Context: an optimization exercise on an open-source flow, tuned for small area, a short achievable clock period and few clock cycles per item. The choices shown serve that exercise and are no tape-out recipe.
At most, simulation tests tie the RTL to the original design; equivalence was not proved.
Not every run is shown, and edits may drop behaviour that the tests do not exercise.
No functional check of the RTL was part of runs 3 to 7.

==> design/flow/design.v <==
module cordic_final (
    input  wire        clk,
    input  wire        rst_n,
    input  wire        start,
    input  wire [31:0] x_in,
    input  wire        func_select,
    output wire        busy,
    output reg         done,
    output wire [32:0] result
);
    assign busy = 1'b0;
    reg [15:0] xr; reg fs0;
    always @(posedge clk) begin xr <= x_in[15:0]; fs0 <= func_select; end
    wire signed [15:0] z0 = fs0 ? xr : {xr[15], xr[15:1]};
    wire d0 = ~z0[15];
    reg d1;
    always @(*) begin
        case ({d0})
            1'd0: d1 = (z0 >= -16'sd9000);
            1'd1: d1 = (z0 >= 16'sd9000);
        endcase
    end
    reg d2;
    always @(*) begin
        case ({d0,d1})
            2'd0: d2 = (z0 >= -16'sd13185);
            2'd1: d2 = (z0 >= -16'sd4815);
            2'd2: d2 = (z0 >= 16'sd4815);
            2'd3: d2 = (z0 >= 16'sd13185);
        endcase
    end
    reg d3;
    always @(*) begin
        case ({d0,d1,d2})
            3'd0: d3 = (z0 >= -16'sd15244);
            3'd1: d3 = (z0 >= -16'sd11126);
            3'd2: d3 = (z0 >= -16'sd6874);
            3'd3: d3 = (z0 >= -16'sd2756);
            3'd4: d3 = (z0 >= 16'sd2756);
            3'd5: d3 = (z0 >= 16'sd6874);
            3'd6: d3 = (z0 >= 16'sd11126);
            3'd7: d3 = (z0 >= 16'sd15244);
        endcase
    end
    reg signed [16:0] t4;
    always @(*) begin
        case ({d0,d1,d2,d3})
            4'd0: t4 = 17'sd16269;
            4'd1: t4 = 17'sd14219;
            4'd2: t4 = 17'sd12151;
            4'd3: t4 = 17'sd10101;
            4'd4: t4 = 17'sd7899;
            4'd5: t4 = 17'sd5849;
            4'd6: t4 = 17'sd3781;
            4'd7: t4 = 17'sd1731;
            4'd8: t4 = -17'sd1731;
            4'd9: t4 = -17'sd3781;
            4'd10: t4 = -17'sd5849;
            4'd11: t4 = -17'sd7899;
            4'd12: t4 = -17'sd10101;
            4'd13: t4 = -17'sd12151;
            4'd14: t4 = -17'sd14219;
            4'd15: t4 = -17'sd16269;
        endcase
    end
    wire signed [16:0] z4 = z0 + t4;
    reg signed [16:0] z4r; reg [3:0] da; reg signed [15:0] z0r; reg fs1;
    always @(posedge clk) begin z4r <= z4; da <= {d0,d1,d2,d3}; z0r <= z0; fs1 <= fs0; end
    wire d4 = ~z4r[16];
    wire signed [16:0] W = z4r + (d4 ? -17'sd1 : 17'sd2049);
    wire wneg = W[16];
    wire wbig = ~W[16] & (|W[15:11]);
    reg [2:0] dl;
    always @(*) begin
        case (W[2:0])
            3'd0: dl = 3'b001;
            3'd1: dl = 3'b001;
            3'd2: dl = 3'b010;
            3'd3: dl = 3'b010;
            3'd4: dl = 3'b101;
            3'd5: dl = 3'b101;
            3'd6: dl = 3'b110;
            3'd7: dl = 3'b110;
        endcase
    end
    wire [10:0] dr = wneg ? 11'd0 : wbig ? 11'h7ff : {W[10:3], dl};    
    wire [15:0] dall = {da, d4, dr};   
    reg [14:0] xt; reg signed [15:0] yt;
    always @(*) begin
        case (dall[15:11])
            5'd0: begin xt = 15'd26410; yt = -16'sd20702; end
            5'd1: begin xt = 15'd24018; yt = -16'sd17552; end
            5'd2: begin xt = 15'd24018; yt = -16'sd17551; end
            5'd3: begin xt = 15'd22002; yt = -16'sd14675; end
            5'd4: begin xt = 15'd21990; yt = -16'sd14653; end
            5'd5: begin xt = 15'd20322; yt = -16'sd12009; end
            5'd6: begin xt = 15'd20322; yt = -16'sd12009; end
            5'd7: begin xt = 15'd18974; yt = -16'sd9553; end
            5'd8: begin xt = 15'd18890; yt = -16'sd9377; end
            5'd9: begin xt = 15'd17860; yt = -16'sd7081; end
            5'd10: begin xt = 15'd17860; yt = -16'sd7081; end
            5'd11: begin xt = 15'd17110; yt = -16'sd4897; end
            5'd12: begin xt = 15'd17106; yt = -16'sd4880; end
            5'd13: begin xt = 15'd16626; yt = -16'sd2772; end
            5'd14: begin xt = 15'd16627; yt = -16'sd2772; end
            5'd15: begin xt = 15'd16409; yt = -16'sd708; end
            5'd16: begin xt = 15'd16412; yt = 16'sd708; end
            5'd17: begin xt = 15'd16628; yt = 16'sd2772; end
            5'd18: begin xt = 15'd16627; yt = 16'sd2772; end
            5'd19: begin xt = 15'd17105; yt = 16'sd4880; end
            5'd20: begin xt = 15'd17111; yt = 16'sd4897; end
            5'd21: begin xt = 15'd17859; yt = 16'sd7081; end
            5'd22: begin xt = 15'd17859; yt = 16'sd7081; end
            5'd23: begin xt = 15'd18887; yt = 16'sd9377; end
            5'd24: begin xt = 15'd18977; yt = 16'sd9553; end
            5'd25: begin xt = 15'd20323; yt = 16'sd12009; end
            5'd26: begin xt = 15'd20323; yt = 16'sd12009; end
            5'd27: begin xt = 15'd21989; yt = 16'sd14653; end
            5'd28: begin xt = 15'd22003; yt = 16'sd14676; end
            5'd29: begin xt = 15'd24017; yt = 16'sd17552; end
            5'd30: begin xt = 15'd24017; yt = 16'sd17551; end
            5'd31: begin xt = 15'd26407; yt = 16'sd20701; end
        endcase
    end
    wire signed [31:0] S = z0r * z0r;
    reg [30:0] Sr;
    always @(posedge clk) Sr <= S[30:0];
    wire [45:0] Sc = Sr * 15'd23900;
    wire signed [15:0] om = 16'sd16384 - $signed({1'b0, Sc[44:30]});
    wire [14:0] x6; wire signed [15:0] y6;
    assign x6 = dall[10] ? $signed({1'b0, xt}) + (yt >>> 5) : $signed({1'b0, xt}) - (yt >>> 5);
    assign y6 = dall[10] ? yt + $signed({1'b0, xt >> 5}) : yt - $signed({1'b0, xt >> 5});
    reg [14:0] xs3; reg signed [15:0] ys3; reg [15:0] dq3; reg fs3;
    always @(posedge clk) begin xs3 <= x6; ys3 <= y6; dq3 <= dall; fs3 <= fs1; end
    wire [14:0] x7; wire signed [15:0] y7;
    assign x7 = dq3[9] ? $signed({1'b0, xs3}) + (ys3 >>> 6) : $signed({1'b0, xs3}) - (ys3 >>> 6);
    assign y7 = dq3[9] ? ys3 + $signed({1'b0, xs3 >> 6}) : ys3 - $signed({1'b0, xs3 >> 6});
    wire [14:0] x8; wire signed [15:0] y8;
    assign x8 = dq3[8] ? $signed({1'b0, x7}) + (y7 >>> 7) : $signed({1'b0, x7}) - (y7 >>> 7);
    assign y8 = dq3[8] ? y7 + $signed({1'b0, x7 >> 7}) : y7 - $signed({1'b0, x7 >> 7});
    reg [14:0] xs4; reg signed [15:0] ys4; reg [15:0] dq4; reg fs4;
    always @(posedge clk) begin xs4 <= x8; ys4 <= y8; dq4 <= dq3; fs4 <= fs3; end
    reg signed [15:0] omr4;
    always @(posedge clk) omr4 <= om;
    wire [14:0] x9; wire signed [15:0] y9;
    assign x9 = dq4[7] ? $signed({1'b0, xs4}) + (ys4 >>> 8) : $signed({1'b0, xs4}) - (ys4 >>> 8);
    assign y9 = dq4[7] ? ys4 + $signed({1'b0, xs4 >> 8}) : ys4 - $signed({1'b0, xs4 >> 8});
    wire [14:0] x10; wire signed [15:0] y10;
    assign x10 = dq4[6] ? $signed({1'b0, x9}) + (y9 >>> 9) : $signed({1'b0, x9}) - (y9 >>> 9);
    assign y10 = dq4[6] ? y9 + $signed({1'b0, x9 >> 9}) : y9 - $signed({1'b0, x9 >> 9});
    reg [14:0] xs5; reg signed [15:0] ys5; reg [15:0] dq5; reg fs5;
    always @(posedge clk) begin xs5 <= x10; ys5 <= y10; dq5 <= dq4; fs5 <= fs4; end
    reg signed [15:0] omr5;
    always @(posedge clk) omr5 <= omr4;
    wire [14:0] x11; wire signed [15:0] y11;
    assign x11 = dq5[5] ? $signed({1'b0, xs5}) + (ys5 >>> 10) : $signed({1'b0, xs5}) - (ys5 >>> 10);
    assign y11 = dq5[5] ? ys5 + $signed({1'b0, xs5 >> 10}) : ys5 - $signed({1'b0, xs5 >> 10});
    wire [14:0] x12; wire signed [15:0] y12;
    assign x12 = dq5[4] ? $signed({1'b0, x11}) + (y11 >>> 11) : $signed({1'b0, x11}) - (y11 >>> 11);
    assign y12 = dq5[4] ? y11 + $signed({1'b0, x11 >> 11}) : y11 - $signed({1'b0, x11 >> 11});
    reg [14:0] xs6; reg signed [15:0] ys6; reg [15:0] dq6; reg fs6;
    always @(posedge clk) begin xs6 <= x12; ys6 <= y12; dq6 <= dq5; fs6 <= fs5; end
    reg signed [15:0] omr6;
    always @(posedge clk) omr6 <= omr5;
    wire [14:0] x13; wire signed [15:0] y13;
    assign x13 = dq6[3] ? $signed({1'b0, xs6}) + (ys6 >>> 12) : $signed({1'b0, xs6}) - (ys6 >>> 12);
    assign y13 = dq6[3] ? ys6 + $signed({1'b0, xs6 >> 12}) : ys6 - $signed({1'b0, xs6 >> 12});
    wire [14:0] x14; wire signed [15:0] y14;
    assign x14 = dq6[2] ? $signed({1'b0, x13}) + (y13 >>> 13) : $signed({1'b0, x13}) - (y13 >>> 13);
    assign y14 = dq6[2] ? y13 + $signed({1'b0, x13 >> 13}) : y13 - $signed({1'b0, x13 >> 13});
    reg [14:0] xs7; reg signed [15:0] ys7; reg [15:0] dq7; reg fs7;
    always @(posedge clk) begin xs7 <= x14; ys7 <= y14; dq7 <= dq6; fs7 <= fs6; end
    reg signed [15:0] omr7;
    always @(posedge clk) omr7 <= omr6;
    wire [14:0] x15; wire signed [15:0] y15;
    assign x15 = dq7[1] ? $signed({1'b0, xs7}) + (ys7 >>> 13) : $signed({1'b0, xs7}) - (ys7 >>> 13);
    assign y15 = dq7[1] ? ys7 + $signed({1'b0, xs7 >> 13}) : ys7 - $signed({1'b0, xs7 >> 13});
    wire [14:0] x16; wire signed [15:0] y16;
    assign x16 = dq7[0] ? $signed({1'b0, x15}) + (y15 >>> 14) : $signed({1'b0, x15}) - (y15 >>> 14);
    assign y16 = dq7[0] ? y15 + $signed({1'b0, x15 >> 14}) : y15 - $signed({1'b0, x15 >> 14});
    reg [14:0] xs8; reg signed [15:0] ys8; reg [15:0] dq8; reg fs8;
    always @(posedge clk) begin xs8 <= x16; ys8 <= y16; dq8 <= dq7; fs8 <= fs7; end
    reg signed [15:0] omr8;
    always @(posedge clk) omr8 <= omr7;
    wire signed [31:0] fp = ys8 * omr8 + (fs8 ? 32'sd0 : 32'sd268435456);
    wire [14:0] rr = fs8 ? fp[28:14] : fp[29:15];
    reg [14:0] res;
    always @(posedge clk) res <= rr;
    assign result = {{18{res[14]}}, res};
    reg [7:0] vq;
    always @(posedge clk or negedge rst_n) begin
        if (!rst_n) begin vq <= 0; done <= 1'b0; end
        else begin vq <= {vq[6:0], start}; done <= vq[7]; end
    end
endmodule
==> design/flow/run.sh <==
#!/bin/bash
# synth_recipe.tcl (not shown) runs the flow's synth.tcl, then flattens the netlist and writes it again
# the make line also repeats each setting of config.mk as NAME=value (left out here)
make -C /OpenROAD-flow-scripts/flow DESIGN_CONFIG=/design/flow/config.mk WORK_HOME=/design/flow/orfs CLKGATE_MAP_FILE= SYNTH_SCRIPT=/design/flow/synth_recipe.tcl finish
==> design/flow/config.mk <==
export PLATFORM = sky130hd
export DESIGN_NAME = cordic_final
export DESIGN_NICKNAME = cordic_final
export VERILOG_FILES = /design/flow/design.v
export SDC_FILE = /design/flow/constraint.sdc
export NUM_CORES = 4
export LEC_CHECK = 0
export CAP_MARGIN = 20
export CORE_MARGIN = 2
export CORE_UTILIZATION = 40
export SLEW_MARGIN = 20
==> design/flow/constraint.sdc <==
create_clock -name core_clock -period 12.0 [get_ports {clk}]
set_input_delay 2.4000 -clock core_clock [delete_from_list [all_inputs] [get_ports {clk}]]
set_output_delay 2.4000 -clock core_clock [all_outputs]
set_load 0.01 [all_outputs]
**Run 1: placement density heat map**

The die is cut into 37 by 37 equal tiles; dark purple is low, yellow is high, 0 to 100% covered.
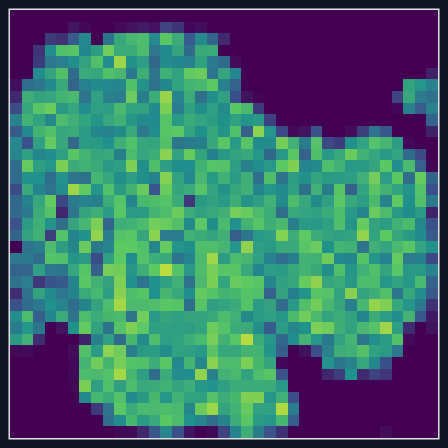
- tiles over 75% full: 6.4%
- fullest tile: 90%
- mean over tiles: 41%
- nearly empty tiles: 25%

**Run 1: placement by cell class**

Fill, decap, tap and diode cells in grey.
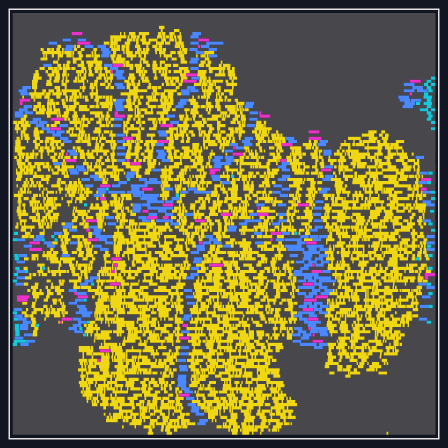
- remaining logic cells: yellow (cells 5,416; share of their area 81%)
- clock drivers and dummy loads: magenta (cells 87; share of their area 3.1%)
- remaining buffers and delay cells: cyan (cells 71; share of their area 1.2%)
- sequential cells: blue (cells 396; share of their area 15%)
cell area after layout: 0.0567 mm²
Seq/total area: 0.141
Core Region: 0.131 mm²

**Run 1: clock nets**

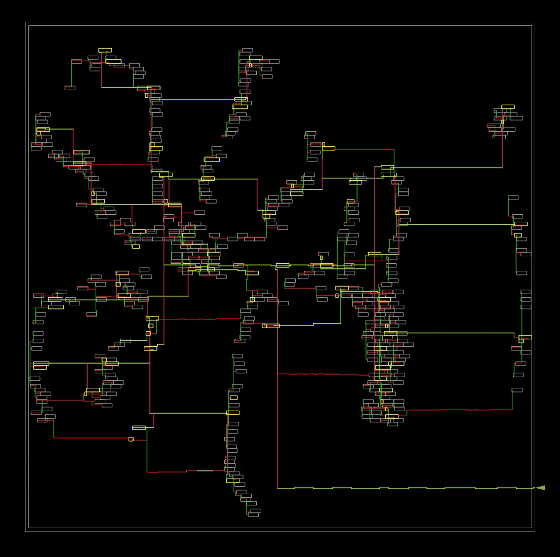
FFs & Latches: 396
CTS Buf Count: 48

==> results.json, run 1 <==
{
  "clock_skew_ps": 48.4,
  "synth-xor-area-share": 0.0710,
  "synthArstFlopShare": 0.0227,
  "grt_pass1_wl_um": 190000,
  "cts_hold_buffers": 0,
  "clock_latency_ps": 660,
  "n_antenna_cell": 0,
  "outcome": "timing/DRC/antenna clean",
  "multi_input_area_mm2": 0.0398,
  "layout_commonest_cell": "inv_1",
  "seqCellArea_mm2": 0.00797,
  "reg2reg_from": "fs0$_DFF_P_",
  "synth-simple-area-share": 0.128,
  "syn_to_final_growth_pct": 7.55,
  "n_fill_cell": 13000,
  "crit_family": "compound AO/OA/AOI/OAI gates",
  "path_buf_inv": 3,
  "drtAntennaViolNets": 0,
  "h-tree-depth": 2,
  "synth_seq_area_share": 0.151,
  "cts_tree": "built",
  "rsz0062_at_grt": "no",
  "r2r_end": "z4r[16]$_DFF_P_",
  "netlist_area_mm2": 0.0527,
  "start_util": 0.402,
  "drc_errors": 0,
  "synth_top_area_cell": "fa_1",
  "num_rows": 133,
  "root_buffer": "clkbuf_16",
  "yosysWarningCount": 1,
  "synth-compound-area-share": 0.119,
  "n_clock_buffer": 62,
  "grt.total_usage": 0.168,
  "dp_hpwl_um": 93200,
  "cts.sinks": 396,
  "place_congestion": 0.880,
  "hp-class": "reg2reg",
  "syn_area_per_cell_um2": 8.87,
  "mostFrequentLayoutCells": "inv_1 (1,151), ha_1 (693), fa_1 (691)",
  "final_layout_size_suffix_gt1_frac": 0.0308,
  "cts.repair.resized": 0,
  "first_pass_iters": 5,
  "io_pins": 71,
  "fin_crit_sh": 0.673,
  "numPortBuffers": 53,
  "yosys_most_used_dff": "dfxtp_1",
  "hold_viol": 0,
  "criticalPathCategory": "reg2reg",
  "synth-seq-cells": 396,
  "synth_top_area_share": 0.262,
  "whs_path_depth": 0,
  "fin_nets": 7353,
  "setup_violations": 0,
  "dieArea_mm2": 0.135
}
Testbench counts for the RTL of run 1, summed over its fixed seeds: cycles 2,120, items 2,048.
==> run 1: routing by layer <==
layer	wire length, µm	up-vias	global-route usage
li1	-	19200	-
met1	52300	18100	0.220
met2	52400	537	0.290
met3	3710	154	0.0206
met4	2540	0	0.0448
met5	0	-	0
==> run 1: registers in the layout (all words and copies together), names as in the netlist, 16 cells and up <==
register,count
ys3,16
omr4,16
ys6,16
omr8,16
ys4,16
ys5,16
omr5,16
ys7,16
z4r,17
ys8,16
Sr,30
z0r,16
omr7,16
xr,16
omr6,16
==> run 1: through the flow <==
| stage | util | hold slack (ps) | worst slack [ps] | instances | area [µm²] |
|---|---|---|---|---|---|
| after detailed placement | 0.420 | 312 | 4080 | 7638 | 55000 |
| after global routing | 0.432 | 325 | 3100 | 7725 | 56700 |
| after CTS | 0.432 | 310 | 4040 | 7725 | 56700 |
| final | 0.432 | 315 | 3920 | 7725 | 56700 |
| after floorplan | - | 310 | 5380 | 5949 | 52700 |
| after global placement | 0.420 | 310 | 4190 | 7638 | 55000 |
**Run 1: wires after detailed routing**

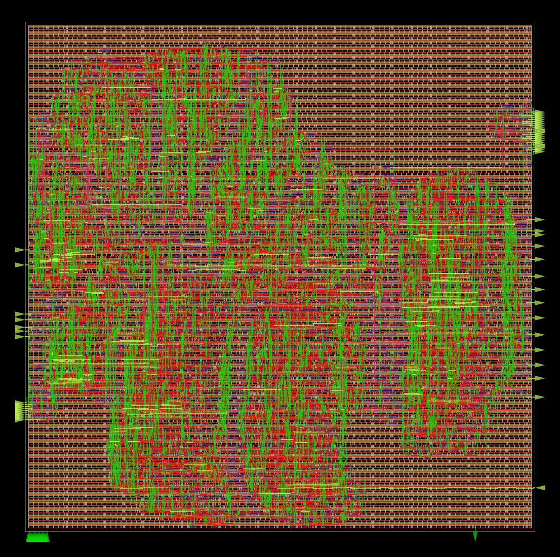

## Run 2: what changed since run 1
--- a/design/flow/config.mk
+++ b/design/flow/config.mk
@@ -8,4 +8,5 @@
 export CAP_MARGIN = 20
 export CORE_MARGIN = 2
 export CORE_UTILIZATION = 40
+export SETUP_SLACK_MARGIN = 5
 export SLEW_MARGIN = 20
**Run 2: wires after detailed routing**

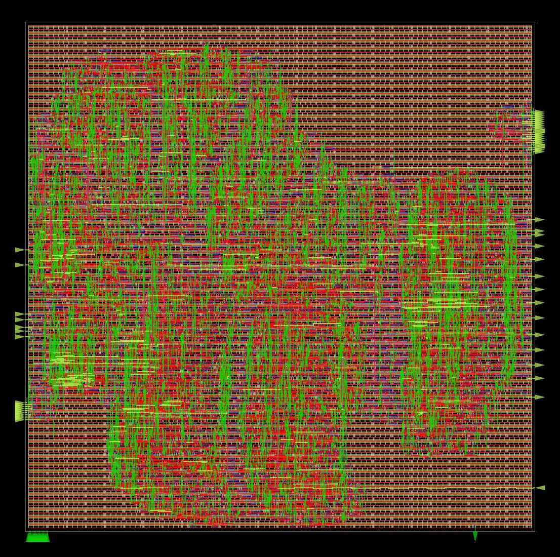
met3 wire length: 3950 µm
total number of vias: 38,100
WL met2: 52,900 µm
Top Layer Used: met4

**Run 2: placement by cell class**

Fill, decap, tap and diode cells in grey.
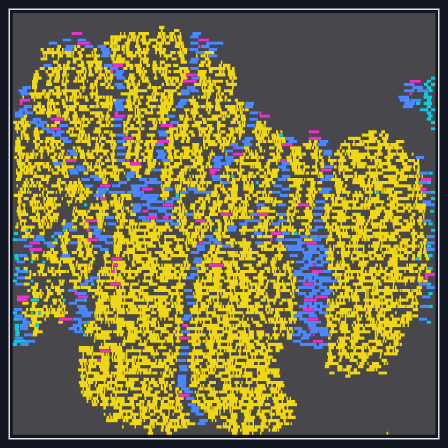
- sequential cells: blue (cells 396; share of their area 15%)
- remaining logic cells: yellow (cells 5,416; share of their area 81%)
- clock drivers and dummy loads: magenta (cells 87; share of their area 3.1%)
- remaining buffers and delay cells: cyan (cells 84; share of their area 1.4%)

==> run 2 against run 1 <==
Effect of this change:
- first-iteration DRC count is 3.7% lower
- via count is 0.30% higher
- synthesized area stayed put
- register-to-register slack gained 1300 ps
- setup slack improved by 1300 ps
- cell area increased by 0.77%
- synthesized cell count is the same
- highest routed layer unchanged
==> results.json, run 2 <==
{
  "outcome": "timing/DRC/antenna clean",
  "dieArea_mm2": 0.135,
  "dp.cells": 7638,
  "use_met1": 0.220,
  "synth_top_area_share": 0.262,
  "drc_errors": 0,
  "fin_area_mm2": 0.0571,
  "numPortBuffers": 53,
  "top_usage_layer": "met2",
  "whs_path_depth": 0,
  "hp-class": "reg2reg",
  "n_antenna_cell": 0,
  "grt_use_met3": 0.0206,
  "synth_top_area_cell": "fa_1",
  "netlist_area_mm2": 0.0527,
  "seqCellArea_mm2": 0.00804,
  "seq_cells": 396,
  "synth-compound-area-share": 0.119,
  "criticalPathCategory": "reg2reg",
  "io_pins": 71,
  "fin_crit_sh": 0.562,
  "grt_pass1_wl_um": 190000
}
**Run 2: placement density heat map**

The die is cut into 37 by 37 equal tiles; dark purple is low, yellow is high, 0 to 100% covered.
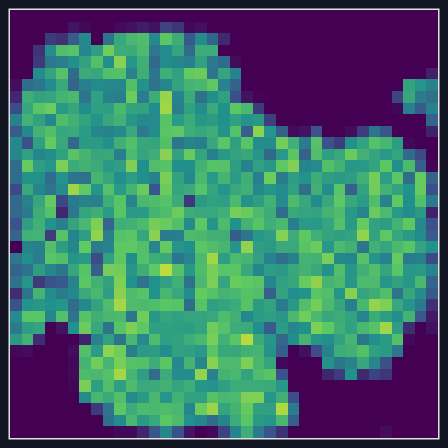
- mean over tiles: 41%
- tiles over 75% full: 6.6%
- emptiest ninth of the die: upper right
Final Core Density: 0.436
Initial Util: 0.402

## run 2: cell counts after synthesis
No cell type changed its count.
## run 2: what timing repair did
| action | 4_1_cts | 5_1_grt |
|---|---|---|
| pin swaps | 0 | 13 |
| hold buffers | 0 | 0 |
| cloned | 0 | 0 |
| setup endpoints to repair | 20 | 49 |
| setup buffers | 0 | 13 |
| gates resized for setup | 18 | 105 |
## run 2: critical path, delay by kind of cell, from the launching register on
family / cells / cell delay, ps
flops: 1 / 720
compound gates: 8 / 1560
fa+ha+maj: 7 / 3430
buf+inv: 1 / 210
simple gates: 4 / 690
## run 2: final timing paths
path                                       start              end  slack, ps
worst max-delay path            omr8[11]$_DFF_P_  res[13]$_DFF_P_       5260
worst min-delay path              dq4[2]$_DFF_P_   dq5[2]$_DFF_P_        320
worst max register to register  omr8[11]$_DFF_P_  res[13]$_DFF_P_       5260
worst min register to register    dq4[2]$_DFF_P_   dq5[2]$_DFF_P_        320
max in group asynchronous                  rst_n   done$_DFF_PN0_       9650
min in group asynchronous                  rst_n  vq[1]$_DFF_PN0_       2070
**Run 2: clock wires, drivers and flops**

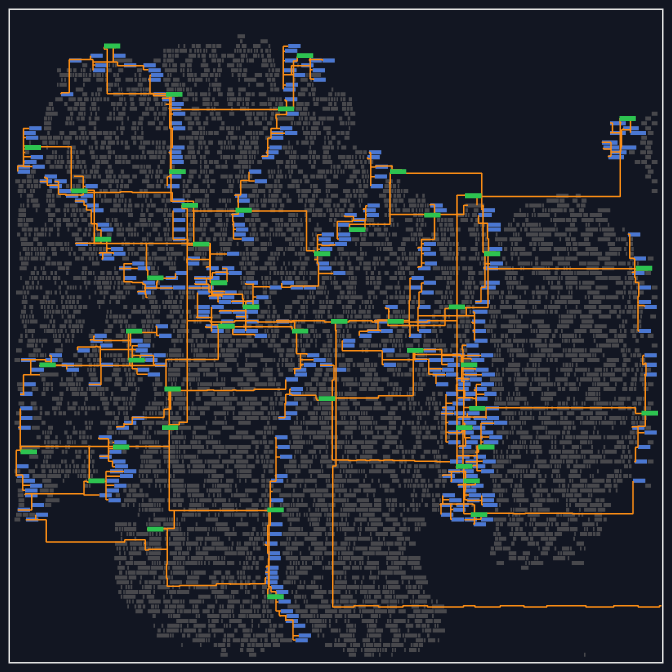

## Run 3: large edit since run 2, in outline
design/flow/design.v: 195 -> 1330 lines; modules unchanged: 0
  cordic_final: edited, 195 -> 1320 lines
  cf_fa: new, 4 lines
  cf_ha: new, 4 lines
==> module cf_ha as of run 3 <==
module cf_ha (input wire a, input wire b, output wire s, output wire co);
    assign s = a ^ b;
    assign co = a & b;
endmodule
==> module cf_fa as of run 3 <==
module cf_fa (input wire a, input wire b, input wire c, output wire s, output wire co);
    assign s = a ^ b ^ c;
    assign co = (a & b) | (a & c) | (b & c);
endmodule
--- a/design/flow/config.mk
+++ b/design/flow/config.mk
@@ -9,4 +9,3 @@
 export CORE_MARGIN = 2
 export CORE_UTILIZATION = 40
-export SETUP_SLACK_MARGIN = 5
 export SLEW_MARGIN = 20
**Run 3: clock wires, drivers and flops**

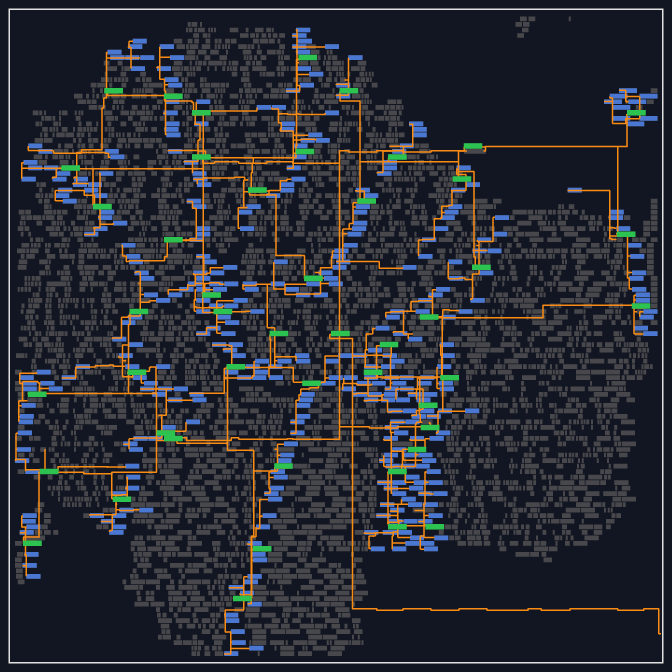
- clock-net drivers: green (count 47)
- flip-flops: blue (count 391)
- clock wires: orange (length 5,670 µm)
- routed clock nets: 48

**Run 3: placement by cell class**

Fill, decap, tap and diode cells in grey.
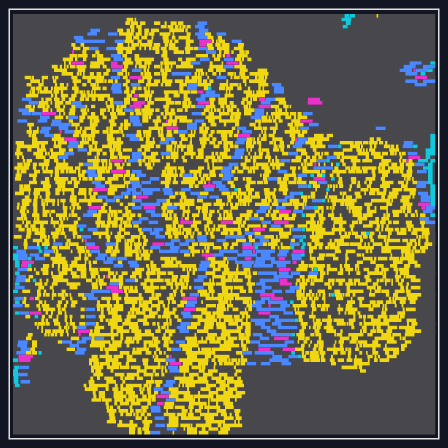
- remaining logic cells: yellow (cells 3,926; share of their area 75%)
- remaining buffers and delay cells: cyan (cells 92; share of their area 2.0%)
- sequential cells: blue (cells 391; share of their area 19%)
- clock drivers and dummy loads: magenta (cells 87; share of their area 4.0%)
Final Core Density: 0.436
Core Region: 0.100 mm²
Site Rows: 116
Seq/total area: 0.181

**Run 3: wires after detailed routing**

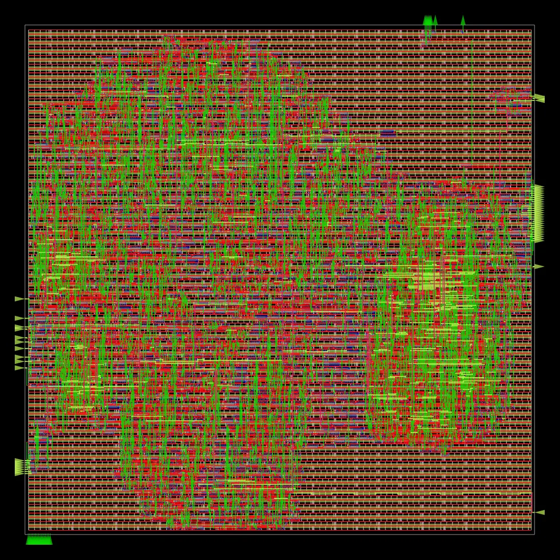
DR WL/cell: 15.9 µm
Global Route Usage Sum: 0.179
metal1 wirelength: 42,300 µm
WL met2: 44,000 µm

==> run 3 against run 2 <==
Effect of this change:
- cell count fell by 25%
- non-clock buffer count rose by 8
- still clean
- synthesized cell count fell by 24%
- die area fell by 23%
- synthesized area fell by 24%
- utilization barely moved
- critical path type unchanged
- critical path depth rose by 11
- worst hold slack improved by 8.9 ps
- flip-flop and latch count fell by 5
==> results.json, run 3 <==
{
  "outcome": "timing/DRC/antenna clean",
  "top_usage_layer": "met2",
  "synth_seq_area_share": 0.195,
  "hp-class": "reg2reg",
  "grt_use_met3": 0.0222,
  "finalNonFillerCells": 5794,
  "io_pins": 71,
  "hold_start": "dq3[1]$_SDFF_PP0_",
  "clock_latency_ps": 620,
  "synthArstFlopShare": 0.0230,
  "hold_viol": 0,
  "reg2reg_from": "fs0$_DFF_P_",
  "highest_layer": "met4",
  "synth_top_area_share": 0.190,
  "fin_hold_ws_ps": 324,
  "holdPathEnd": "dq4[1]$_DFF_P_",
  "seq_cells": 391,
  "r2r_end": "z4r[14]$_DFF_P_",
  "n_fill_cell": 9716,
  "numPortBuffers": 53,
  "dp_hpwl_um": 71800,
  "seqCellArea_mm2": 0.00787,
  "syn_area_per_cell_um2": 8.93,
  "finalWorstSetupSlack_ps": 4230,
  "synth-seq-cells": 391,
  "numCtsBuffers": 47,
  "n_antenna_cell": 0,
  "grtUsageMet2": 0.311,
  "criticalPathCategory": "reg2reg",
  "netlist_area_mm2": 0.0403,
  "whs_path_depth": 0,
  "cts.repair.resized": 0,
  "drc_errors": 0,
  "yosysWarningCount": 1,
  "multi_input_area_mm2": 0.0304,
  "first_pass_iters": 6,
  "syn_to_final_growth_pct": 8.29,
  "cts_hold_buffers": 0,
  "post-place-ws_ps": 4230,
  "place_congestion": 0.870,
  "n_clock_buffer": 68,
  "rsz0062_at_grt": "no",
  "drtAntennaViolNets": 0,
  "fin_crit_sh": 0.648,
  "cts_tree": "built",
  "via_count": 31000,
  "grt_pass1_wl_um": 154000
}
==> run 3: cell count changes after synthesis, moves of 72 or more <==
cell | before | now
a22oi_1 | 0 | 88
fa_1 | 691 | 346
ha_1 | 693 | 475
inv_1 | 1151 | 299
nand2_1 | 417 | 315
o21ai_0 | 205 | 277
==> run 3: kinds of logic (layout without fill, tap and decap cells) <==
group / after synthesis / count (layout)
compound gates: 1253 / 1253
simple gates: 1085 / 1085
fa+ha+maj: 851 / 851
buf+inv: 501 / 488
flops: 391 / 391
xor+xnor: 380 / 380
mux: 44 / 44
other cells: 2 / 4
==> run 3: critical path, delay by kind of cell, from the launching register on <==
family	cells	cell delay, ps
AOI/OAI and AO/OA	19	3770
xor gates and xnor gates	1	220
adders and majority gates	3	890
buffers and inverters	3	740
DFF	1	870
muxes	2	800
and+or+nand+nor	3	370
**Run 3: clock nets**

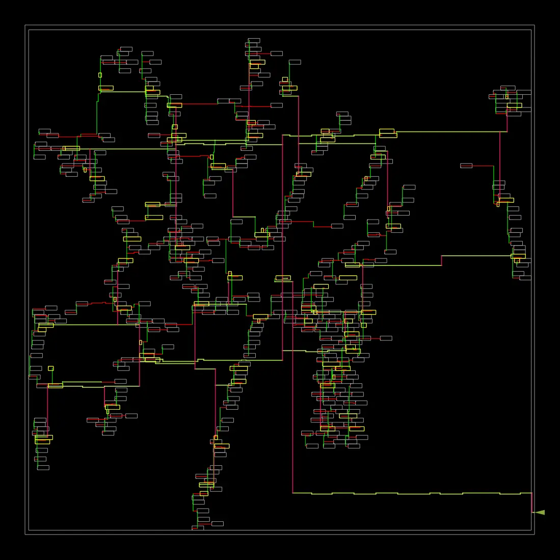

## Run 4: what changed since run 3
--- a/design/flow/config.mk
+++ b/design/flow/config.mk
@@ -8,4 +8,5 @@
 export CAP_MARGIN = 20
 export CORE_MARGIN = 2
 export CORE_UTILIZATION = 40
+export SETUP_SLACK_MARGIN = 5
 export SLEW_MARGIN = 20
**Run 4: clock nets**

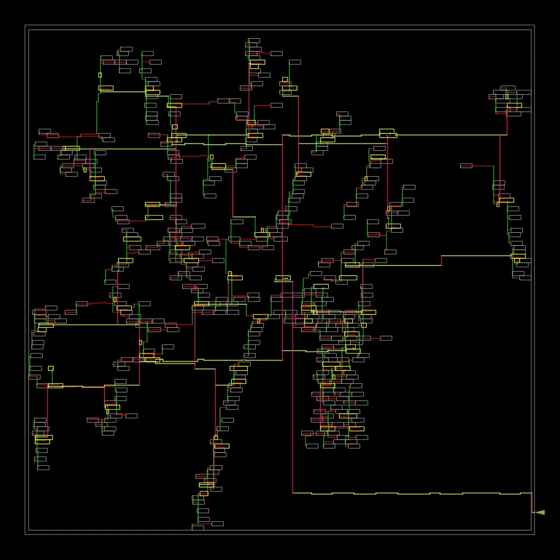
Skew-Pair Late Insertion Delay: 630 ps
CTS Buf Count: 47
clock sinks: 391
Fin Clk Skew: 47.8 ps

**Run 4: wires after detailed routing**

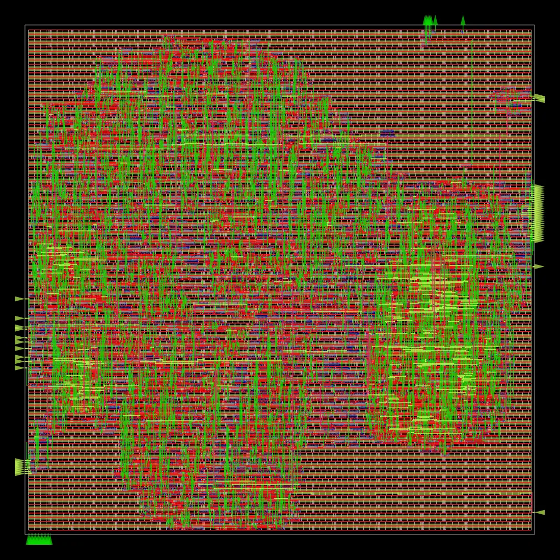
total number of vias: 31,200
DRT Wirelength: 92,400 µm
DR WL/cell: 15.9 µm

**Run 4: clock wires, drivers and flops**

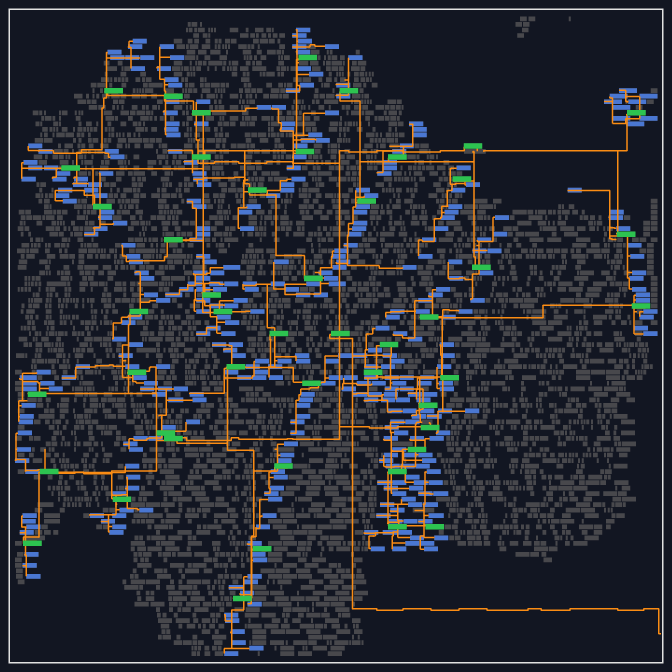
- flip-flops: blue (count 391)
- clock wires: orange (length 5,680 µm)
- clock-net drivers: green (count 47)
- routed clock nets: 48

==> run 4 against run 3 <==
Effect of this change:
- still clean on timing, DRC and antenna
- first-iteration DRC count fell by 5.4%
- count of clock-buffer cells in the layout did not move
- cell area rose by 1.1%
- setup slack improved by 1200 ps
- global-route usage barely moved
- critical path depth fell by 11
- synthesized cell count did not move
- highest routed layer unchanged
==> results.json, run 4 <==
{
  "fin_nets": 5346,
  "outcome": "timing/DRC/antenna clean",
  "fin_hold_ws_ps": 324,
  "wirelength_met1_um": 42300,
  "grt.total_usage": 0.179,
  "whs_path_depth": 0,
  "synth_top_area_share": 0.190,
  "path_buf_inv": 3,
  "numPortBuffers": 53,
  "mostFrequentLayoutCells": "ha_1 (472), dfxtp_1 (371), fa_1 (346)",
  "io_pins": 71,
  "r2r_end": "res[14]$_DFF_P_",
  "synthArstFlopShare": 0.0230,
  "reg2reg_from": "cf8[2]$_DFF_P_",
  "setup_violations": 0,
  "synth_top_area_cell": "dfxtp_1",
  "syn_area_per_cell_um2": 8.93,
  "grt_pass1_wl_um": 154000,
  "syn_to_final_growth_pct": 9.52,
  "criticalPathCategory": "reg2reg",
  "yosysWarningCount": 1,
  "crit_end": "res[14]$_DFF_P_",
  "drtAntennaViolNets": 0,
  "wl_met2_um": 44400,
  "synth-seq-cells": 391,
  "grt_use_met3": 0.0222,
  "cts_tree": "built",
  "crit_family": "adder cells",
  "synth_seq_area_share": 0.195,
  "final_layout_size_suffix_gt1_frac": 0.0574,
  "yosys_most_used_dff": "dfxtp_1",
  "fin_crit_sh": 0.550,
  "root_buffer": "clkbuf_16"
}
## run 4: cell counts after synthesis
No cell type changed its count.
## run 4: timing repair
| item | CTS | global route |
|---|---|---|
| endpoints found under the setup margin | 17 | 28 |
| hold buffers | 0 | 0 |
| pin swaps | 0 | 4 |
| gates resized for setup | 22 | 81 |
| buffers inserted | 1 | 30 |
## run 4: metrics by stage
step | util | cells | area, µm²
after CTS | 0.437 | 5795 | 43700
after global routing | 0.441 | 5825 | 44100
after detailed placement | 0.419 | 5707 | 41900
final | 0.441 | 5825 | 44100
after floorplan | - | 4509 | 40300
after global placement | 0.419 | 5707 | 41900
## run 4: final cells by class
type | count | area, µm²
fillers | 9680 | 55900
multi-input cells | 3617 | 30600
flip-flops and latches | 391 | 7900
well taps | 1298 | 1620
clock buffers | 68 | 1360
inverters | 309 | 1190
repair buffers | 123 | 1070
clock inverters | 19 | 325
## run 4: cell families after synthesis
logic type,after synthesis,synth area share
buf+inv,501,0.0489
simple gates,1085,0.129
fa+ha+maj,851,0.327
xor+xnor,380,0.0830
other cells,2,0.000186
mux,44,0.0112
compound gates,1253,0.205
flops,391,0.195
**Run 4: placement density heat map**

The die is cut into 32 by 32 equal tiles; dark purple is low, yellow is high, 0 to 100% covered.
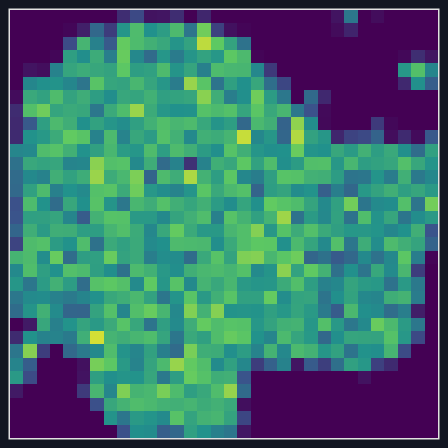

## Run 5: what changed since run 4
==> design/flow/flow/run.sh (new file) <==
#!/bin/bash
set -euo pipefail
bash standard.sh SETUP_SLACK_MARGIN=8 finish > standard_flow.log 2>&1
==> design/flow/standard.sh (new file) <==
#!/bin/bash
# synth_recipe.tcl (not shown) runs the flow's synth.tcl, then flattens the netlist and writes it again
# the make line also repeats each setting of config.mk as NAME=value (left out here)
make -C /OpenROAD-flow-scripts/flow DESIGN_CONFIG=/design/flow/config.mk WORK_HOME=/design/flow/orfs CLKGATE_MAP_FILE= SYNTH_SCRIPT=/design/flow/synth_recipe.tcl "${@:-finish}"
--- a/design/flow/config.mk
+++ b/design/flow/config.mk
@@ -8,5 +8,4 @@
 export CAP_MARGIN = 20
 export CORE_MARGIN = 2
 export CORE_UTILIZATION = 40
-export SETUP_SLACK_MARGIN = 5
 export SLEW_MARGIN = 20
removed: design/flow/run.sh
**Run 5: placement density heat map**

The die is cut into 32 by 32 equal tiles; dark purple is low, yellow is high, 0 to 100% covered.
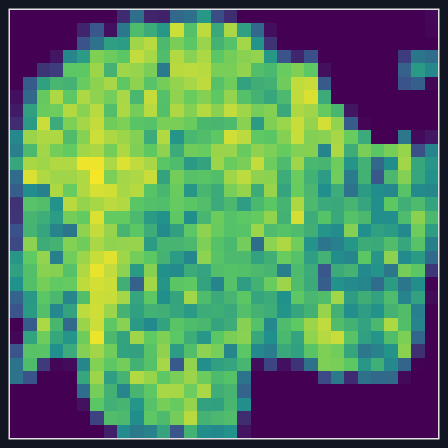
- tiles over 75% full: 30%
- nearly empty tiles: 20%
- emptiest ninth of the die: upper right
- mean over tiles: 52%
- fullest tile: 99%

**Run 5: wires after detailed routing**

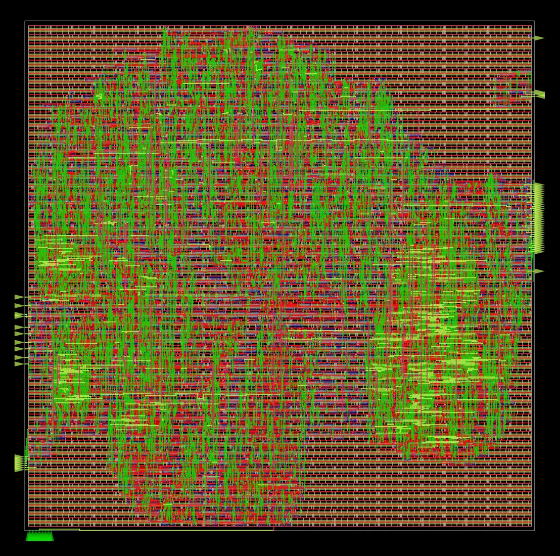
DR WL/cell: 17.4 µm
metal1 wirelength: 47,700 µm
met3 wire length: 4860 µm
Global Route Usage Sum: 0.207

**Run 5: clock nets**

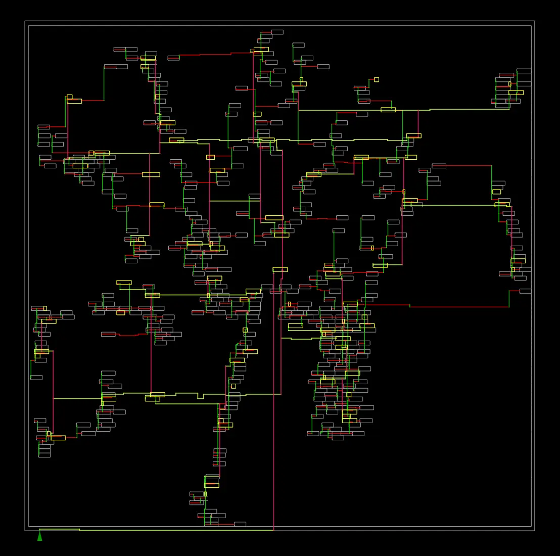
Fin Clk Skew: 62.8 ps
FFs & Latches: 391
CTS Buf Count: 48
CLK BUF: 68

==> run 5 against run 4 <==
Effect of this change:
- routed wire length up 23%
- die area unchanged
- sequential share of layout area down 3.4 points
- flip-flop and latch count unchanged
- maximum frequency up 7.0%
- non-clock buffer count up 679
- critical endpoint is now z4r[14]$_DFF_P_
- highest routed layer unchanged
==> results.json, run 5 <==
{
  "outcome": "timing/DRC/antenna clean",
  "largest_register_ff_count": 30,
  "setup_violations": 0,
  "utilization": 0.557,
  "first_pass_iters": 8,
  "n_fill_cell": 8335,
  "totalWireLength_um": 114000,
  "fin_area_mm2": 0.0557,
  "netlist_area_mm2": 0.0403,
  "cts.sinks": 391,
  "regMostFlops": "Sr",
  "synth_fa_ha_area_frac": 0.327,
  "rsz0062_at_grt": "yes",
  "startpoint": "fs0$_DFF_P_",
  "fin_crit_sh": 0.514,
  "via_count": 35300,
  "synth-compound-area-share": 0.205,
  "mostFrequentLayoutCells": "buf_4 (516), ha_1 (354), dfxtp_1 (323)",
  "hold_viol": 0,
  "crit_end": "z4r[14]$_DFF_P_",
  "syn_to_final_growth_pct": 38.3,
  "n_antenna_cell": 0,
  "clock_latency_ps": 650,
  "numPortBuffers": 53,
  "synth-simple-area-share": 0.129,
  "drc_errors": 0,
  "h-tree-depth": 2,
  "seqCellArea_mm2": 0.00805,
  "grt_pass1_wl_um": 176000,
  "holdPathEnd": "cf5[3]$_DFF_P_",
  "root_buffer": "clkbuf_16",
  "reg2reg_from": "fs0$_DFF_P_",
  "layout_commonest_cell": "buf_4",
  "start_util": 0.403,
  "place_area_mm2": 0.0437,
  "synthArstFlopShare": 0.0230,
  "rrSetupSlack_ps": 5840,
  "synth_top_family_by_area": "adder cells",
  "synth-seq-cells": 391,
  "yosysWarningCount": 1,
  "yosys_most_used_dff": "dfxtp_1",
  "cts_tree": "built",
  "final_layout_size_suffix_gt1_frac": 0.339,
  "num_rows": 116,
  "post-place-ws_ps": 4740,
  "drtAntennaViolNets": 0,
  "fin_nets": 6026,
  "dp_hpwl_um": 73500,
  "whs_path_depth": 0
}
==> run 5: cell counts after synthesis <==
Identical to the previous run, type by type.
==> run 5: cell type report <==
cell class,count,share of cell area
timing repair buffer,802,0.133
sequential,391,0.145
inverter,309,0.0232
multi-input combinational,3617,0.641
clock inverter,20,0.00384
clock buffer,68,0.0249
tap,1298,0.0292
==> run 5: routing by layer <==
layer / up-vias / global-route usage / wire (µm)
met5: - / 0 / 0
met4: 0 / 0.0674 / 3850
met3: 231 / 0.0257 / 4860
met2: 900 / 0.368 / 57100
met1: 17100 / 0.259 / 47700
li1: 17100 / - / -
==> run 5: repair_timing <==
item,in CTS,in global routing
setup endpoints to repair,228,209
resized for setup,648,418
setup buffers,554,151
cloned,8,1
hold buffers,0,0
pin swaps,475,411
==> run 5: critical path: cells and delay by family (launching register included) <==
kind                       cells  cell delay (ps)
DFF                            1              350
xor gates and xnor gates       1              190
AOI/OAI and AO/OA             20             3400
adders and majority gates      3              770
muxes                          2              470
buffers and inverters          4              390
and+or+nand+nor                4              450
**Run 5: placement by cell class**

Fill, decap, tap and diode cells in grey.
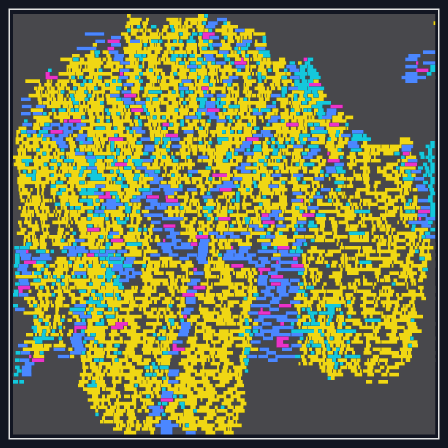

## Run 6: large edit since run 5, in outline
design/flow/design.v: 1330 -> 1470 lines; modules unchanged: 2
  cordic_final: edited, 1320 -> 1460 lines
==> design/flow/run.sh (new file) <==
#!/bin/bash
# synth_recipe.tcl (not shown) runs the flow's synth.tcl, then flattens the netlist and writes it again
# the make line also repeats each setting of config.mk as NAME=value (left out here)
make -C /OpenROAD-flow-scripts/flow DESIGN_CONFIG=/design/flow/config.mk WORK_HOME=/design/flow/orfs CLKGATE_MAP_FILE= SYNTH_SCRIPT=/design/flow/synth_recipe.tcl finish
removed: design/flow/flow/run.sh
removed: design/flow/standard.sh
**Run 6: placement by cell class**

Fill, decap, tap and diode cells in grey.
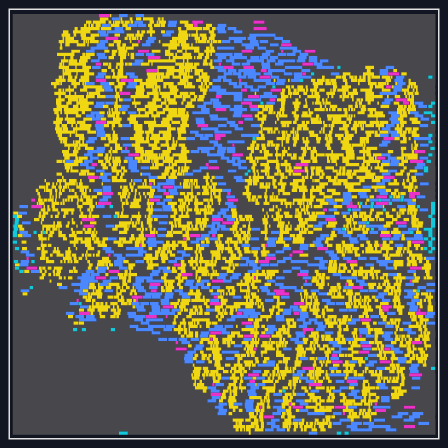
- remaining logic cells: yellow (cells 4,170; share of their area 62%)
- remaining buffers and delay cells: cyan (cells 86; share of their area 1.5%)
- sequential cells: blue (cells 815; share of their area 31%)
- clock drivers and dummy loads: magenta (cells 169; share of their area 6.1%)

**Run 6: wires after detailed routing**

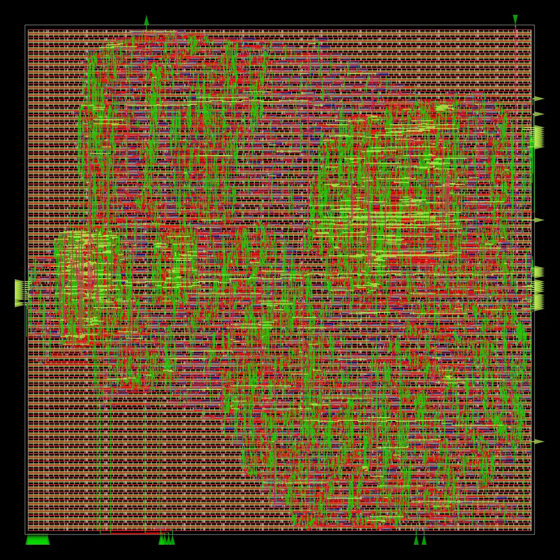
WL met2: 52,000 µm
DR WL/cell: 16.5 µm
met3 wire length: 5800 µm

**Run 6: placement density heat map**

The die is cut into 36 by 36 equal tiles; dark purple is low, yellow is high, 0 to 100% covered.
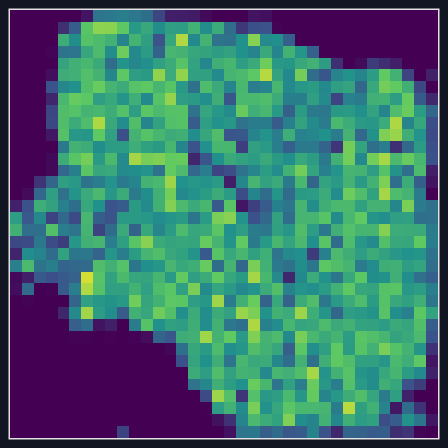
- mean over tiles: 42%
- tiles over 75% full: 6.4%
- nearly empty tiles: 21%
- emptiest ninth of the die: lower left
- fullest tile: 94%

==> run 6 against run 5 <==
Effect of this change:
- worst hold slack gained 3.7 ps
- synthesized cell count increased by 16%
- critical path type unchanged
- utilization decreased by 11 points
- highest routed layer unchanged
==> results.json, run 6 <==
{
  "signal_buffers": 86,
  "netlist_area_mm2": 0.0506,
  "synth-compound-area-share": 0.175,
  "post-place-ws_ps": 6100,
  "dieArea_mm2": 0.129,
  "first_pass_iters": 6,
  "root_buffer": "clkbuf_16",
  "inv_count": 283,
  "numPortBuffers": 53,
  "place_congestion": 0.888,
  "synthArstFlopShare": 0.0196,
  "synth-simple-area-share": 0.127,
  "seq_cells": 815,
  "dp.cells": 6721,
  "criticalPathCategory": "reg2reg",
  "cts.sinks": 815,
  "drtAntennaViolNets": 0,
  "fin_nets": 6014,
  "yosys_most_used_dff": "dfxtp_1",
  "cts_setup_buffers": 0,
  "multi_input_area_share": 0.577,
  "synth_fa_ha_area_frac": 0.260,
  "outcome": "timing/DRC/antenna clean",
  "hold_viol": 0,
  "syn_area_per_cell_um2": 9.70,
  "dp_hpwl_um": 84900,
  "syn_to_final_growth_pct": 10.1,
  "n_clock_buffer": 126,
  "numCtsBuffers": 91,
  "place_area_mm2": 0.0525
}
==> run 6: cell types whose count changed in the layout (fill, tap and decap cells not counted), sizes merged, moves of 34 or more <==
cell    before  now
o21ai      285  235
nand3       45  104
nand2      315  272
and2       141   57
nor2       287  394
buf        740   33
nor3        76  119
a21o        95   61
dfxtp      382  799
clkbuf      69  126
==> run 6: worst paths after layout <==
path / slack [ps] / startpoint / depth (start not counted) / to
max: 5940 / z0r[15]$_DFF_P_ / 22 / t5[14]$_DFF_P_
min reg2reg: 300 / dq_p10[0]$_DFF_P_ / 0 / dq_p11[0]$_DFF_P_
min in group asynchronous: 2130 / rst_n / 1 / vq[2]$_DFF_PN0_
max in group asynchronous: 9440 / rst_n / 1 / vq[14]$_DFF_PN0_
max reg2reg: 5940 / z0r[15]$_DFF_P_ / 22 / t5[14]$_DFF_P_
min: 300 / dq_p10[0]$_DFF_P_ / 0 / dq_p11[0]$_DFF_P_
==> run 6: routing by layer <==
metal  GRT usage  vias up  wire length (µm)
met2       0.286      954             52000
met1       0.230    17500             51800
met4      0.0607        0              3690
li1            -    18400                 -
met3      0.0282      235              5800
met5           0        -                 0
**Run 6: met1 routing**

Supply wires on this layer in grey.
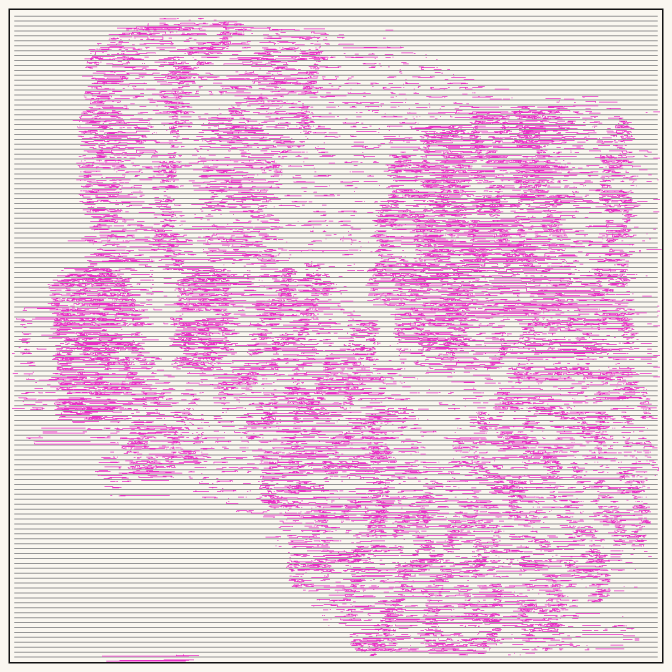

==> run 7: too many edits to list; what changed since run 6 <==
design/flow/design.v: 1470 -> 1412 lines; modules unchanged: 2
  cordic_final: edited, 1460 -> 1402 lines
**Run 7: met1 routing**

Supply wires on this layer in grey.
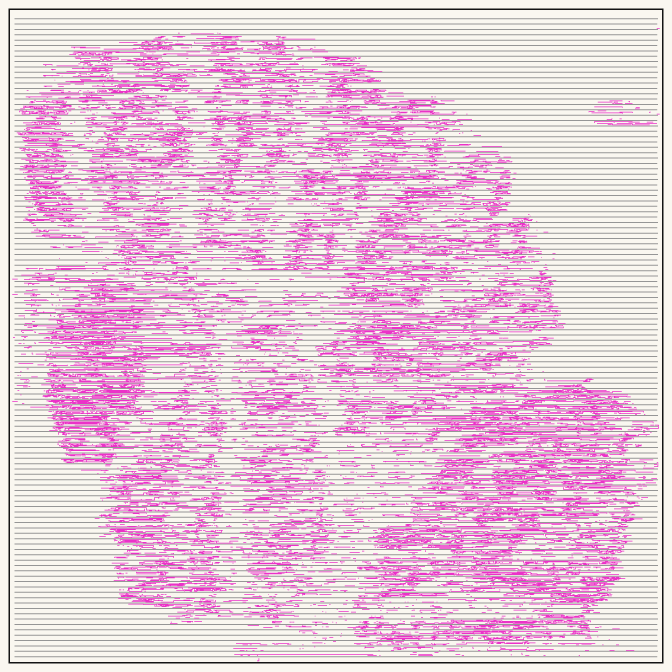
- main direction: horizontal
- share of all routed wire: 47%
- longest straight run: 70.4 µm
- nets with wire on the layer: 5,290

**Run 7: placement by cell class**

Fill, decap, tap and diode cells in grey.
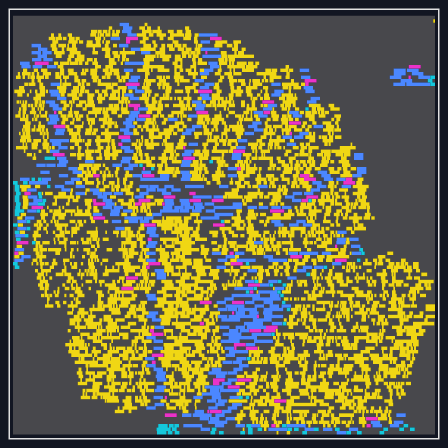
- clock drivers and dummy loads: magenta (cells 96; share of their area 3.9%)
- remaining buffers and delay cells: cyan (cells 96; share of their area 1.9%)
- remaining logic cells: yellow (cells 4,174; share of their area 74%)
- sequential cells: blue (cells 441; share of their area 20%)
Seq/total area: 0.193
Site Rows: 119
Final Core Density: 0.436
cell area after layout: 0.0461 mm²
Core Region: 0.106 mm²

==> run 7 against run 6 <==
Effect of this change:
- still clean on timing, DRC and antenna
- flip-flop and latch count fell by 374
- count of clock-buffer cells in the layout fell by 60
- synthesized cell count fell by 7.2%
- first-iteration DRC count fell by 25%
- sequential share of layout area fell by 10 points
- global-route usage rose by 0.64 points
- routed wire length fell by 12%
- utilization fell by 0.73 points
- worst hold slack barely moved
- critical path type unchanged
- critical endpoint is now res[14]$_DFF_P_
==> results.json, run 7 <==
{
  "synth_top_family_by_area": "adder cells",
  "rsz0062_at_grt": "no",
  "use_met1": 0.246,
  "start_util": 0.405,
  "hold_viol": 0,
  "ff2ff_path_depth": 20,
  "n_antenna_cell": 0,
  "syn_to_final_growth_pct": 7.85,
  "cts.sinks": 441,
  "top_usage_layer": "met2",
  "met3_length_um": 4320,
  "place_area_mm2": 0.0444,
  "grt_use_met3": 0.0182,
  "h-tree-depth": 2,
  "highest_layer": "met4",
  "fin_hold_ws_ps": 304,
  "clock_latency_ps": 630,
  "cts_tree": "built",
  "syn_area_per_cell_um2": 8.82,
  "inv_count": 269,
  "synth-seq-cells": 441,
  "synth_fa_ha_area_frac": 0.306,
  "hp-class": "reg2reg",
  "netlist_area_mm2": 0.0427,
  "synth-compound-area-share": 0.212,
  "outcome": "timing/DRC/antenna clean",
  "nMultiInputCombCells": 3905,
  "cts_setup_buffers": 0,
  "dp.cells": 6102,
  "root_buffer": "clkbuf_16",
  "finalNonFillerCells": 6198,
  "seqCellArea_mm2": 0.00888,
  "clk_share": 0.0374,
  "mostFrequentLayoutCells": "ha_1 (483), dfxtp_1 (426), nor2_1 (401)",
  "fin_crit_sh": 0.606,
  "rrSetupSlack_ps": 4730,
  "muxShareOfSynthArea": 0.0101,
  "multi_input_area_share": 0.692,
  "synth_top_area_share": 0.202,
  "multi_input_area_mm2": 0.0319,
  "criticalPathCategory": "reg2reg",
  "regMostFlops": "Sr",
  "routedWlPerCell_um": 16.1,
  "wirelength_met1_um": 46800,
  "r2r_end": "res[14]$_DFF_P_"
}
**Run 7: clock nets**

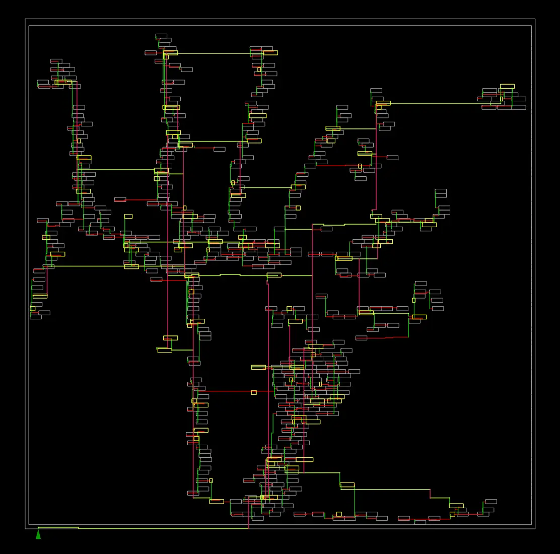
FFs & Latches: 441

## run 7: cell types whose count changed in the layout (fill, tap and decap cells not counted), sizes merged, moves of 20 or more
cell | previous run | this run
a2111oi | 35 | 9
a21o | 61 | 109
a21oi | 289 | 356
and2 | 57 | 36
and3 | 52 | 27
clkbuf | 126 | 66
dfxtp | 799 | 431
nand2 | 272 | 327
nor2b | 87 | 107
nor3 | 119 | 81
o21a | 26 | 58
o21ai | 235 | 290
## run 7: worst max path at each step
stage,start,end,slack [ps],depth (start not counted)
final,cf_p9[5]$_DFF_P_,res[14]$_DFF_P_,4730,20
after floorplan,z0r[15]$_DFF_P_,Sr[20]$_DFF_P_,5970,20
after global placement,ys16[7]$_DFF_P_,res[14]$_DFF_P_,4900,20
after global routing,cf_p9[4]$_DFF_P_,res[14]$_DFF_P_,4310,19
after detailed placement,ys16[7]$_DFF_P_,res[14]$_DFF_P_,4820,20
after CTS,ys16[7]$_DFF_P_,res[14]$_DFF_P_,4770,20

==> gallery <==
Clock wires, drivers and flops.
shot_01.png
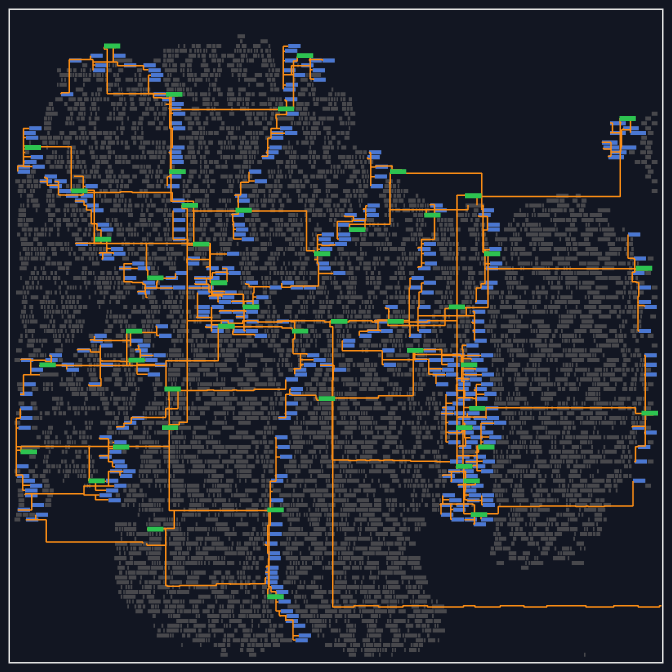
shot_02.png
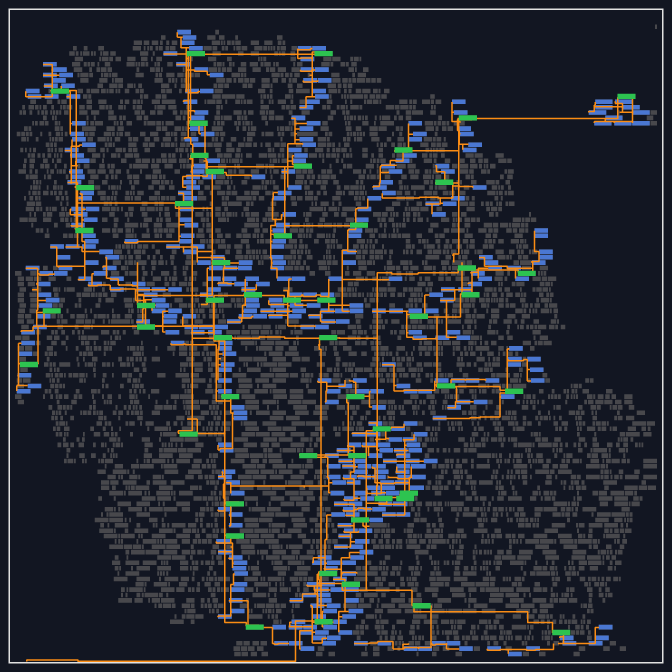
shot_03.png
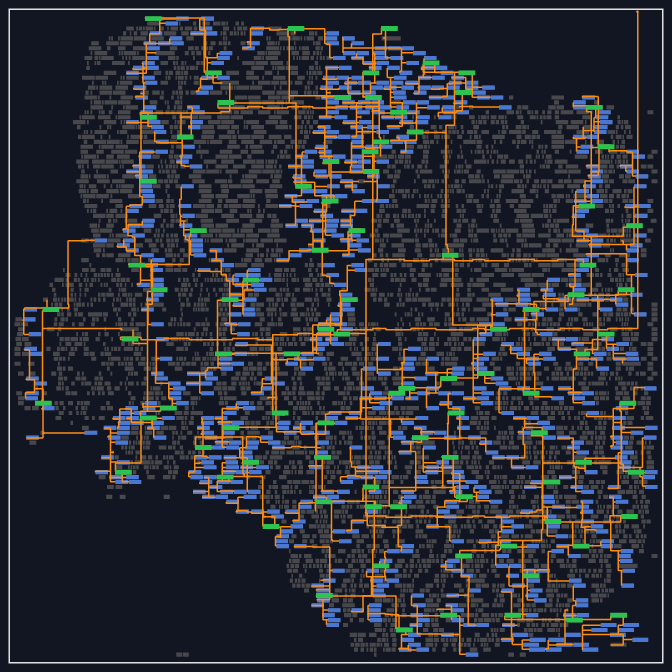
shot_04.png
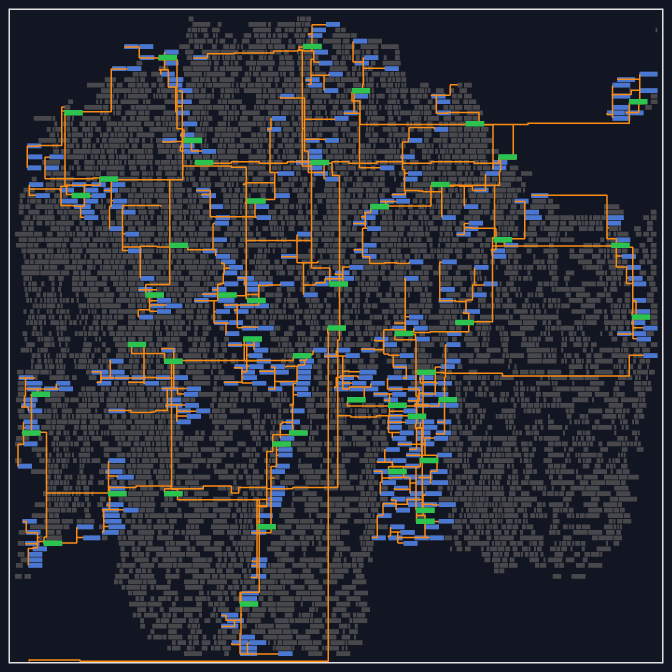
shot_01.png is run 1.
shot_04.png is run 5.
shot_02.png is run 7.
shot_03.png is run 6.
Of these, most sequential cells: shot_03.png

Key to shot_04.png:
- clock-net drivers: green (count 48)
- flip-flops: blue (count 391)
- clock wires: orange (length 6,110 µm)
- routed clock nets: 49

## port drivers added, routing unchanged
In the flow no input, the clock included, has a driving cell. The finished layouts below were timed again as built, in two steps.
Step 1, drivers: a clkbuf_16 drives clk and a buf_2 each remaining input, both assumed.
Step 2 adds t to the input delays and takes it off the output delays; t is the mean of the earliest and latest rising clock arrival at the registers after step 1. Input paths then give back, and output paths get back, about the clock's delay inside the block.
Slacks: ideal / step 1 / step 2; pairs: ideal / step 1.
run	shift t [ns]	setup WS [ns]	hold slack, ns	slew at the worst register clock pin (ns)	worst slew at a driven data input, ns
run 1	0.709	3.919 / 3.919 / 3.919	0.315 / 0.315 / 0.315	0.07 / 0.07	0.04
run 2	0.711	5.261 / 5.261 / 5.261	0.315 / 0.315 / 0.315	0.07 / 0.07	0.04
run 3	0.668	4.226 / 4.226 / 4.226	0.324 / 0.324 / 0.324	0.06 / 0.06	0.03
run 4	0.668	5.406 / 5.406 / 5.406	0.324 / 0.324 / 0.324	0.06 / 0.06	0.03
run 5	0.683	5.836 / 5.836 / 5.836	0.300 / 0.300 / 0.300	0.08 / 0.08	0.04
run 6	0.766	5.942 / 5.942 / 5.942	0.304 / 0.304 / 0.304	0.06 / 0.06	0.10
run 7	0.676	4.726 / 4.726 / 4.726	0.304 / 0.304 / 0.304	0.06 / 0.06	0.04
After both steps every run listed still meets setup and hold.
